Source: an optimization exercise on an open RTL-to-GDS flow (aim: small area). Production flows keep margins and buffers that such runs may drop. Function was checked by simulation only, so behaviour that the tests miss may differ from the original. Power is estimated from default activity; no workload was simulated.

===== flow/run.sh =====
#!/bin/bash
# synth_recipe.tcl (not shown) runs the flow's synth.tcl, then flattens the netlist and writes it again
# the make line also repeats each setting of config.mk as NAME=value (left out here)
make -C /OpenROAD-flow-scripts/flow DESIGN_CONFIG=/design/flow/config.mk WORK_HOME=/design/flow/orfs CLKGATE_MAP_FILE= SYNTH_SCRIPT=/design/flow/synth_recipe.tcl finish

===== flow/config.mk =====
export PLATFORM = sky130hd
export DESIGN_NAME = axi_gpio_pwm
export DESIGN_NICKNAME = axi_gpio_pwm
export VERILOG_FILES = /design/flow/design.v
export SDC_FILE = /design/flow/constraint.sdc
export NUM_CORES = 4
export LEC_CHECK = 0
export CAP_MARGIN = 20
export CORE_MARGIN = 2
export CORE_UTILIZATION = 40
export SLEW_MARGIN = 20

===== flow/constraint.sdc =====
create_clock -name core_clock -period 5.0 [get_ports {ACLK}]
set_input_delay 1.0000 -clock core_clock [delete_from_list [all_inputs] [get_ports {ACLK}]]
set_output_delay 1.0000 -clock core_clock [all_outputs]
set_load 0.01 [all_outputs]

===== flow/design.v =====
`timescale 1ns / 1ps
`timescale 1ns / 1ps
module axi4_slave #(
    parameter ADDR_WIDTH = 4,
    parameter DATA_WIDTH = 32
)(
    input  logic     ACLK,
    input  logic     ARESET_N,
    input  logic [ADDR_WIDTH-1:0]  AWADDR,
    input  logic                   AWVALID,
    output logic                   AWREADY,
    input  logic [DATA_WIDTH-1:0]       WDATA,
    input  logic [(DATA_WIDTH/8)-1:0]   WSTRB,  
    input  logic                        WVALID,
    output logic                        WREADY,
    output logic [1:0]      BRESP,
    output logic            BVALID,
    input  logic            BREADY,
    input  logic [ADDR_WIDTH-1:0]   ARADDR,
    input  logic                    ARVALID,
    output logic                    ARREADY,
    output logic [DATA_WIDTH-1:0]  RDATA,
    output logic [1:0]             RRESP,
    output logic                   RVALID,
    input  logic                   RREADY,
    output logic                     write_en,
    output logic [ADDR_WIDTH-1:0]    write_addr,
    output logic [DATA_WIDTH-1:0]    write_data,
    input  logic [DATA_WIDTH-1:0]    read_data
);
logic aw_handshake;   
logic w_handshake;    
logic b_handshake;    
logic ar_handshake;    
assign AWREADY = ARESET_N ? 1'b1 : 1'b0;
assign WREADY  = ARESET_N ? 1'b1 : 1'b0;
assign ARREADY = ARESET_N ? 1'b1 : 1'b0;
assign aw_handshake = AWVALID & AWREADY;
assign w_handshake  = WVALID  & WREADY;
assign ar_handshake = ARVALID & ARREADY;
always_ff @(posedge ACLK) begin
    if (!ARESET_N) begin
        write_en   <= 1'b0;
        write_addr <= '0;
        write_data <= '0;
    end else begin
        if (aw_handshake && w_handshake) begin
            write_en   <= 1'b1;
            write_addr <= AWADDR;
            write_data <= WDATA;
        end else begin
            write_en   <= 1'b0;
        end
    end
end
always_ff @(posedge ACLK) begin
    if (!ARESET_N) begin
        BVALID <= 1'b0;
        BRESP  <= 2'b00;   
    end else begin
        if (write_en) begin
            BVALID <= 1'b1;
            BRESP  <= 2'b00;
        end else if (BVALID && BREADY) begin
            BVALID <= 1'b0;
        end
    end
end
always_ff @(posedge ACLK) begin
    if (!ARESET_N) begin
        RVALID <= 1'b0;
        RDATA  <= '0;
        RRESP  <= 2'b00;
    end else begin
        if (ar_handshake) begin
            RDATA  <= read_data;
            RRESP  <= 2'b00;
            RVALID <= 1'b1;
        end else if (RVALID && RREADY) begin
            RVALID <= 1'b0;
        end
    end
end
endmodule
 `timescale 1ns / 1ps
module regfile
#(parameter ADDR_WIDTH = 4,
 parameter DATA_WIDTH = 32)
(
input logic clk,
input logic rst_n,
input logic write_en,
input logic [ADDR_WIDTH-1:0] write_addr,
input logic [DATA_WIDTH-1:0] write_data,
input logic [ADDR_WIDTH-1:0] read_addr,
output logic [DATA_WIDTH-1:0] read_data,
output logic [8-1:0] gpio_out,
input logic [8-1:0] gpio_in,
output logic [31:0] pwm_duty,
output logic [31:0] pwm_period
);
logic [31:0] reg_gpio_out;
logic [31:0] reg_pwm_ctrl;
logic [31:0] reg_pwm_period;
always_ff @(posedge clk) begin
    if (!rst_n) begin
        reg_gpio_out  <= 32'h0000_0000;
        reg_pwm_ctrl  <= 32'h0000_0000;
        reg_pwm_period <= 32'd1000;
    end else begin
        if (write_en) begin
            case (write_addr)
                4'h0:   reg_gpio_out   <= write_data;
                4'h8:   reg_pwm_ctrl   <= write_data;
                4'hC: reg_pwm_period <= write_data;
                default:   ;
            endcase
        end
    end
end
always_comb begin
    case (read_addr)
        4'h0:   read_data = reg_gpio_out;
        4'h4:    read_data = {24'h0, gpio_in};
        4'h8:   read_data = reg_pwm_ctrl;
        4'hC: read_data = reg_pwm_period;
        default:           read_data = 32'hDEAD_BEEF;
    endcase
end
assign gpio_out   = reg_gpio_out[8-1:0];
assign pwm_duty   = reg_pwm_ctrl;
assign pwm_period = reg_pwm_period;
endmodule
 `timescale 1ns / 1ps
module gpio
(
input logic [8-1:0] gpio_out_reg,
output logic [8-1:0] gpio_out,
input logic [8-1:0] gpio_in,
output logic [8-1:0] gpio_in_sampled
);
assign gpio_out = gpio_out_reg;
assign gpio_in_sampled = gpio_in;
endmodule
module pwm
(
input logic clk,
input logic rst_n,
input logic [31:0] duty_cycle,
input logic [31:0] period,
output logic pwm_out
);
logic [31:0] counter; 
always_ff@(posedge clk)begin
if(!rst_n)begin
counter <= 0;
end else begin
if(counter >= period)
counter <= 0;
else 
counter <= counter + 1;
end
end
assign pwm_out = (counter < duty_cycle);
endmodule
 `timescale 1ns / 1ps
module axi_gpio_pwm #(
    parameter ADDR_WIDTH = 4,
    parameter DATA_WIDTH = 32
)(
    input  logic                         ACLK,
    input  logic                         ARESET_N,
    input  logic [ADDR_WIDTH-1:0]        AWADDR,
    input  logic                         AWVALID,
    output logic                         AWREADY,
    input  logic [DATA_WIDTH-1:0]        WDATA,
    input  logic [(DATA_WIDTH/8)-1:0]    WSTRB,
    input  logic                         WVALID,
    output logic                         WREADY,
    output logic [1:0]                   BRESP,
    output logic                         BVALID,
    input  logic                         BREADY,
    input  logic [ADDR_WIDTH-1:0]        ARADDR,
    input  logic                         ARVALID,
    output logic                         ARREADY,
    output logic [DATA_WIDTH-1:0]        RDATA,
    output logic [1:0]                   RRESP,
    output logic                         RVALID,
    input  logic                         RREADY,
    input  logic [8-1:0]       gpio_in,
    output logic [8-1:0]       gpio_out,
    output logic                         pwm_out
);
logic write_en;
logic [ADDR_WIDTH-1:0] write_addr;
logic [DATA_WIDTH-1:0] write_data;
logic [DATA_WIDTH-1:0] read_data;
logic [8-1:0] gpio_out_reg;
logic [8-1:0] gpio_in_sampled;
logic [31:0] pwm_duty;
logic [31:0] pwm_period;
axi4_slave #(
    .ADDR_WIDTH(ADDR_WIDTH),
    .DATA_WIDTH(DATA_WIDTH)
) A1 (
    .ACLK       (ACLK),
    .ARESET_N    (ARESET_N),
    .AWADDR     (AWADDR),
    .AWVALID    (AWVALID),
    .AWREADY    (AWREADY),
    .WDATA      (WDATA),
    .WSTRB      (WSTRB),
    .WVALID     (WVALID),
    .WREADY     (WREADY),
    .BRESP      (BRESP),
    .BVALID     (BVALID),
    .BREADY     (BREADY),
    .ARADDR     (ARADDR),
    .ARVALID    (ARVALID),
    .ARREADY    (ARREADY),
    .RDATA      (RDATA),
    .RRESP      (RRESP),
    .RVALID     (RVALID),
    .RREADY     (RREADY),
    .write_en   (write_en),
    .write_addr (write_addr),
    .write_data (write_data),
    .read_data  (read_data)
);
regfile REGFILE (
    .clk         (ACLK),
    .rst_n        (ARESET_N),
    .write_en    (write_en),
    .write_addr  (write_addr),
    .write_data  (write_data),
    .read_addr   (ARADDR),
    .read_data   (read_data),
    .gpio_out    (gpio_out_reg),
    .gpio_in     (gpio_in),
    .pwm_duty    (pwm_duty),
    .pwm_period  (pwm_period)
);
gpio GPIO (
    .gpio_out_reg   (gpio_out_reg),
    .gpio_out       (gpio_out),
    .gpio_in        (gpio_in),
    .gpio_in_sampled(gpio_in_sampled)
);
pwm PWM (
    .clk        (ACLK),
    .rst_n       (ARESET_N),
    .duty_cycle   (pwm_duty),
    .period     (pwm_period),
    .pwm_out    (pwm_out)
);
endmodule

Fig. 1: power grid
Pins as bars on the die edge. Tap cells in gray.
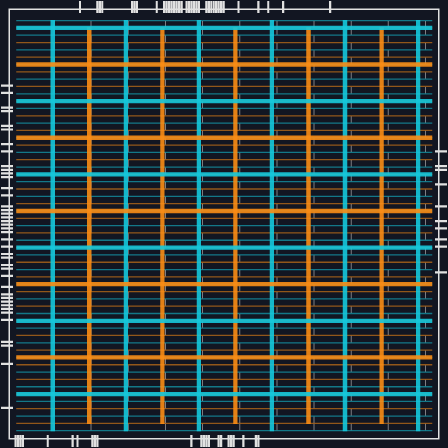
Orange marks VDD. Cyan marks VSS.
319 tap cells. 11 straps on met4. 57 met1 rails follow the rows.
Die X: 159 um
maximum vdd drop: 0.000215 V
core area: 23500 um2
Chip Height: 159 um

Fig. 2: cell classes on the final placement
The bar under the picture is 50 um long. Fill, decap, tap and diode cells in gray.
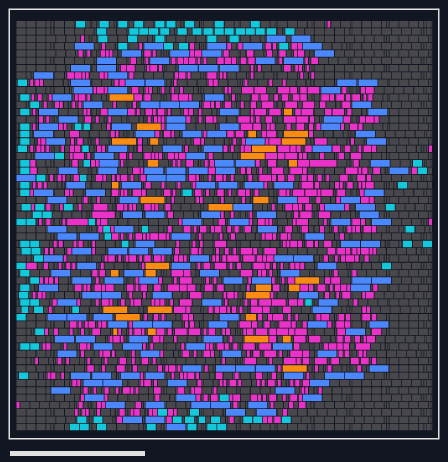
Magenta marks combinational and other logic, cells 894. Orange marks clock drivers and dummy loads, cells 32. Blue marks flops, cells 199. Cyan marks other buffers and delay cells, cells 113.

==> run notes <==
Detailed routing
The violation count after the first detailed-routing iteration is 522. After detailed routing, the number of vias per cell comes to around 5.2. In this run the remaining antenna-violating nets after routing total 0.

The number of iterations in the first detailed-routing pass is 5. The DRC violation count after routing is 0. Dividing the detail-routed wire length by the instance count gives about 17 um. For this block, the routed nets add up to around 26 mm of wire. The routed via count is between 8000 and 9000.

Worst setup path
The critical path arrival is 2930 ps. STA classifies the critical path startpoint as a flop. The reg-to-reg startpoint is PWM.counter[11]$_SDFF_PP0_. The internal reg-to-reg setup slack is 2290 ps. The kind of capture point of the worst setup path is an output pin.

The end of the worst register-to-register path is PWM.counter[25]$_SDFF_PP0_. Along the worst path, the maximum fanout reaches 4. Data on the critical path is required at its endpoint by 4000 ps.

The category of the most critical setup path is reg2out. Measured in cells, the most critical reg-to-reg path has a length of 6.

Job
The tool flagged a number of max-cap violations equal to 0.

Final layout
The final layout contains between 1000 and 1500 nets. The library cell used most frequently in the layout, excluding fill and tap cells, is sky130_fd_sc_hd__nand2_1. The layout overhead on the synthesized area is 17.9%. The antenna cell count is 0. In the final layout, the share of cells above drive strength 1 is approximately 5.3%. The top cell types in the final layout, fill and taps aside, are sky130_fd_sc_hd__nand2_1 (279), sky130_fd_sc_hd__dfxtp_1 (199), sky130_fd_sc_hd__clkdlybuf4s50_1 (99).

Clock tree
The maximum root-to-sink buffer count is 2. The tree built by TritonCTS fans out to approximately 200 sinks. Clock latency on the worst-skew pair, taken at its later pin, is 430 ps. The clock slew seen by the registers of the worst setup and hold paths is ~80 ps. In this run, post-CTS hold repair placed 0 buffers.

The tree is rooted in a sky130_fd_sc_hd__clkbuf_16. The post-cts sizing count is 0. Buffers added to address setup during post-CTS repair amount to 0. The number of H-tree branching levels is 4.

The TritonCTS buffer count is 17. TritonCTS built the clock tree.

Power and ir drop
The internal power of the cells totals 2.40 mW. The static leakage is 4.00 nW. The sequential share of power is between 50% and 60%. For this design the total switching power over the nets is about 0.84 mW. Combinational logic burns ~6.8% of the power. For this design the ratio of total power to cell area is around 290 nW/um2. The switching share of power is about 26%.

Synth
By count the netlist is led by sky130_fd_sc_hd__nand2_1 (279), sky130_fd_sc_hd__dfxtp_1 (199), sky130_fd_sc_hd__a21boi_0 (90). The post-synthesis cell type with the largest combined area is sky130_fd_sc_hd__dfxtp_1. The leading register cell type out of synthesis is sky130_fd_sc_hd__dfxtp_1. The mean post-synth cell area is between 8 and 9 um2. The cell count after synthesis came out at roughly 1200. The number of warning messages in the yosys log is 3. The top cell type by area accounts for roughly two fifths of the synthesized area.

Counting flops with an async set or reset pin after synthesis yields a share of 0%. The most common cell in the netlist is sky130_fd_sc_hd__nand2_1. Yosys mapped a number of flops with a built-in enable equal to 0. The mapped cell area is around 9600 um2.

The total of flip-flops plus latches after synthesis is approximately 200. Counting distinct cell types in the post-synthesis netlist gives between 50 and 60. After synthesis, the cell types taking the most area are sky130_fd_sc_hd__dfxtp_1 (41%), sky130_fd_sc_hd__nand2_1 (11%), sky130_fd_sc_hd__ha_1 (8.3%), sky130_fd_sc_hd__a21boi_0 (7.0%), sky130_fd_sc_hd__a21oi_1 (3.5%). The sequential fraction of the synthesis area is between 40 and 50%.

Timing
The highest attainable clock frequency is approximately 0.25 GHz. The minimum setup slack in the final design is between 1000 and 1500 ps. The number of hold violations in the final report is 0. The slew at the pin closest to its max-slew limit is between 1000 and 1500 ps. Counting I/O delays and the setup requirement, the final critical path takes about 3900 ps.

The number of pins exceeding their max-slew limit in the final report is 0. Setup violations remaining at the end of the flow were counted as 0. The worst relative slew slack is approximately 29%. Setup total negative slack on the finished layout was measured at 0 ps.

Setup repair after global routing left no endpoint under its margin. The final critical-path share of the clock period is between 70% and 80%.

Global routing
The global routing usage summed across all routing layers is 20.6%. The global route total overflow is 0. The first global-routing pass estimated 42.2 mm of wire.

The number of antenna violations at the first check in global routing is 0. The largest net degree at the start of global routing is 75. The number of global-route vias before repair is ~7700.

Placed design
After legalization and detailed placement, the total HPWL measured between 15 and 20 mm. The final weighted congestion in routability-driven placement is between 0.8 and 0.9. The total of buffers placed on input and output ports is 100. Timing analysis after detailed placement gives a worst setup slack of 1530 ps.

Min path
In this run the most critical hold path is launched from A1.write_addr[1]$_SDFFE_PN0P_. In this run the worst hold path is classified as reg2reg. The path with the worst hold slack has its endpoint at A1.write_addr[1]$_SDFFE_PN0P_. The number of stages on the worst hold path is 2.

Floorplan
The die covers 25300 um2. During I/O placement, the number of pins put on the boundary was about 110. The initialized floorplan defines 56 standard-cell rows. The initial core utilization is between 40% and 50%.

Run status
The flow ran to the end and the layout has no timing, DRC or antenna violations.
Fig. 3: clock wires, drivers and flops
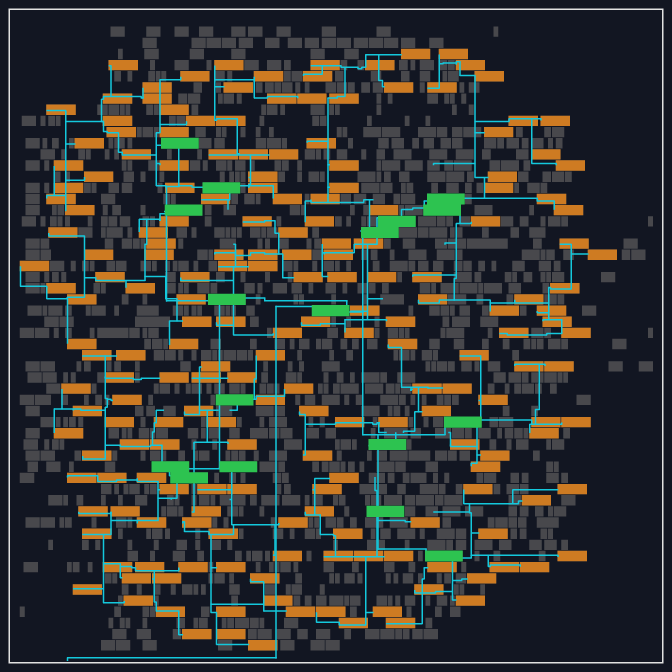
Cyan marks clock wires, length 2360 um. Green marks clock drivers, count 17. Orange marks flip-flops, count 199.
There are 18 routed clock nets.
Clock Power Share: 42.0%
clock tree skew after final layout: 9.85 ps
clock distribution power: 1.36 mW

[power by group through the flow]
stage | clock [mW] | combinational, mW | sequential (mW)
floorplan | 0 | 0.102 | 1.69
global placement | 0 | 0.219 | 1.70
detailed placement | 0 | 0.221 | 1.70
CTS | 1.39 | 0.221 | 1.66
global route | 1.44 | 0.242 | 1.66
finish | 1.36 | 0.221 | 1.66
[logic make-up (layout without fill, tap and decap cells)]
group / Yosys count / in the layout / synth area share, %
buffers and inverters: 166 / 226 / 7.46
AO/OA/AOI/OAI: 310 / 310 / 21.0
XOR/XNOR: 30 / 30 / 2.74
other: 1 / 4 / 0.0390
AND/OR/NAND/NOR: 405 / 405 / 19.0
flip-flops: 199 / 199 / 41.5
adder cells (fa/ha/maj): 64 / 64 / 8.34
[routing by layer]
metal / track usage, % / share of wire [%] / vias to the layer above
met5: 0 / 0 / -
li1: - / - / 4088
met3: 2.24 / 3.9 / 21
met2: 30.4 / 42 / 185
met4: 5.12 / 1.1 / 0
met1: 32.0 / 53 / 3792
[final cells by class]
type / instances / area, um2
clock buffer: 17 / 425
clock inverter: 15 / 151
fill: 2408 / 12200
inverter: 81 / 304
multi-input combinational: 813 / 4960
sequential: 199 / 3980
tap: 319 / 399
timing repair buffer: 113 / 1100
[state kept, by name (all words and copies together) (netlist names)]
| name | flops |
|---|---|
| A1.RDATA | 32 |
| REGFILE.reg_pwm_period | 32 |
| A1.write_addr | 4 |
| A1.write_data | 32 |
| PWM.counter | 32 |
| REGFILE.reg_pwm_ctrl | 32 |
| A1.RVALID | 1 |
| A1.BVALID | 1 |
| A1.write_en | 1 |
| REGFILE.reg_gpio_out | 32 |
[worst max path at each step]
stage / cells after the start / end / slack, ps / from
CTS: 7 / pwm_out / 1070 / PWM.counter[21]$_SDFF_PP0_
finish: 7 / pwm_out / 1070 / PWM.counter[21]$_SDFF_PP0_
global placement: 7 / pwm_out / 1570 / PWM.counter[21]$_SDFF_PP0_
detailed placement: 7 / pwm_out / 1530 / PWM.counter[21]$_SDFF_PP0_
floorplan: 7 / pwm_out / 2470 / REGFILE.reg_pwm_ctrl[21]$_SDFFE_PN0P_
global route: 6 / pwm_out / 970 / PWM.counter[22]$_SDFF_PP0_
[metrics by stage]
step	hold WS [ps]	instances	power [mW]	area (um2)	util, %
global placement	450	1525	1.92	10700	45.6
global route	481	1557	3.35	11300	48.1
detailed placement	454	1525	1.92	10700	45.6
CTS	466	1557	3.27	11300	48.1
floorplan	436	1178	1.79	9620	-
finish	462	1557	3.24	11300	48.1
[critical path, cell delays in order, from the launching register on]
cell and delay [ps]:
sky130_fd_sc_hd__dfxtp_1 470, sky130_fd_sc_hd__ha_1 290, sky130_fd_sc_hd__a21o_1 180, sky130_fd_sc_hd__a21o_1 180, sky130_fd_sc_hd__a221oi_1 340, sky130_fd_sc_hd__o221ai_1 190
sky130_fd_sc_hd__a21oi_1 260, sky130_fd_sc_hd__clkdlybuf4s50_1 590

[static timing again, ports no longer ideal]
The flow's constraints put no driver on any port. The routed layout listed below was extracted and timed again, unchanged, in two steps. Step 1 assumes that a clkbuf_16 drives the clock port and a buf_2 every other input. Step 2 times the ports against the registers' clock, not the clock port: input delays grow and output delays shrink by t, the midpoint of the rising clock arrivals with the driver on. a / b / c = ideal ports / drivers / drivers and shift; a / b = the first two.
t, ns: 0.475
slack for setup (ns): 1.074 / 1.028 / 1.503
latest minus earliest clock arrival (ns): 0.012 / 0.012
worst slew at a driven data input, ns: 0.05
After both steps this run still meets setup and hold. For this run, drivers alone change the setup slack by -0.046 ns; drivers and shift together by +0.429 ns.
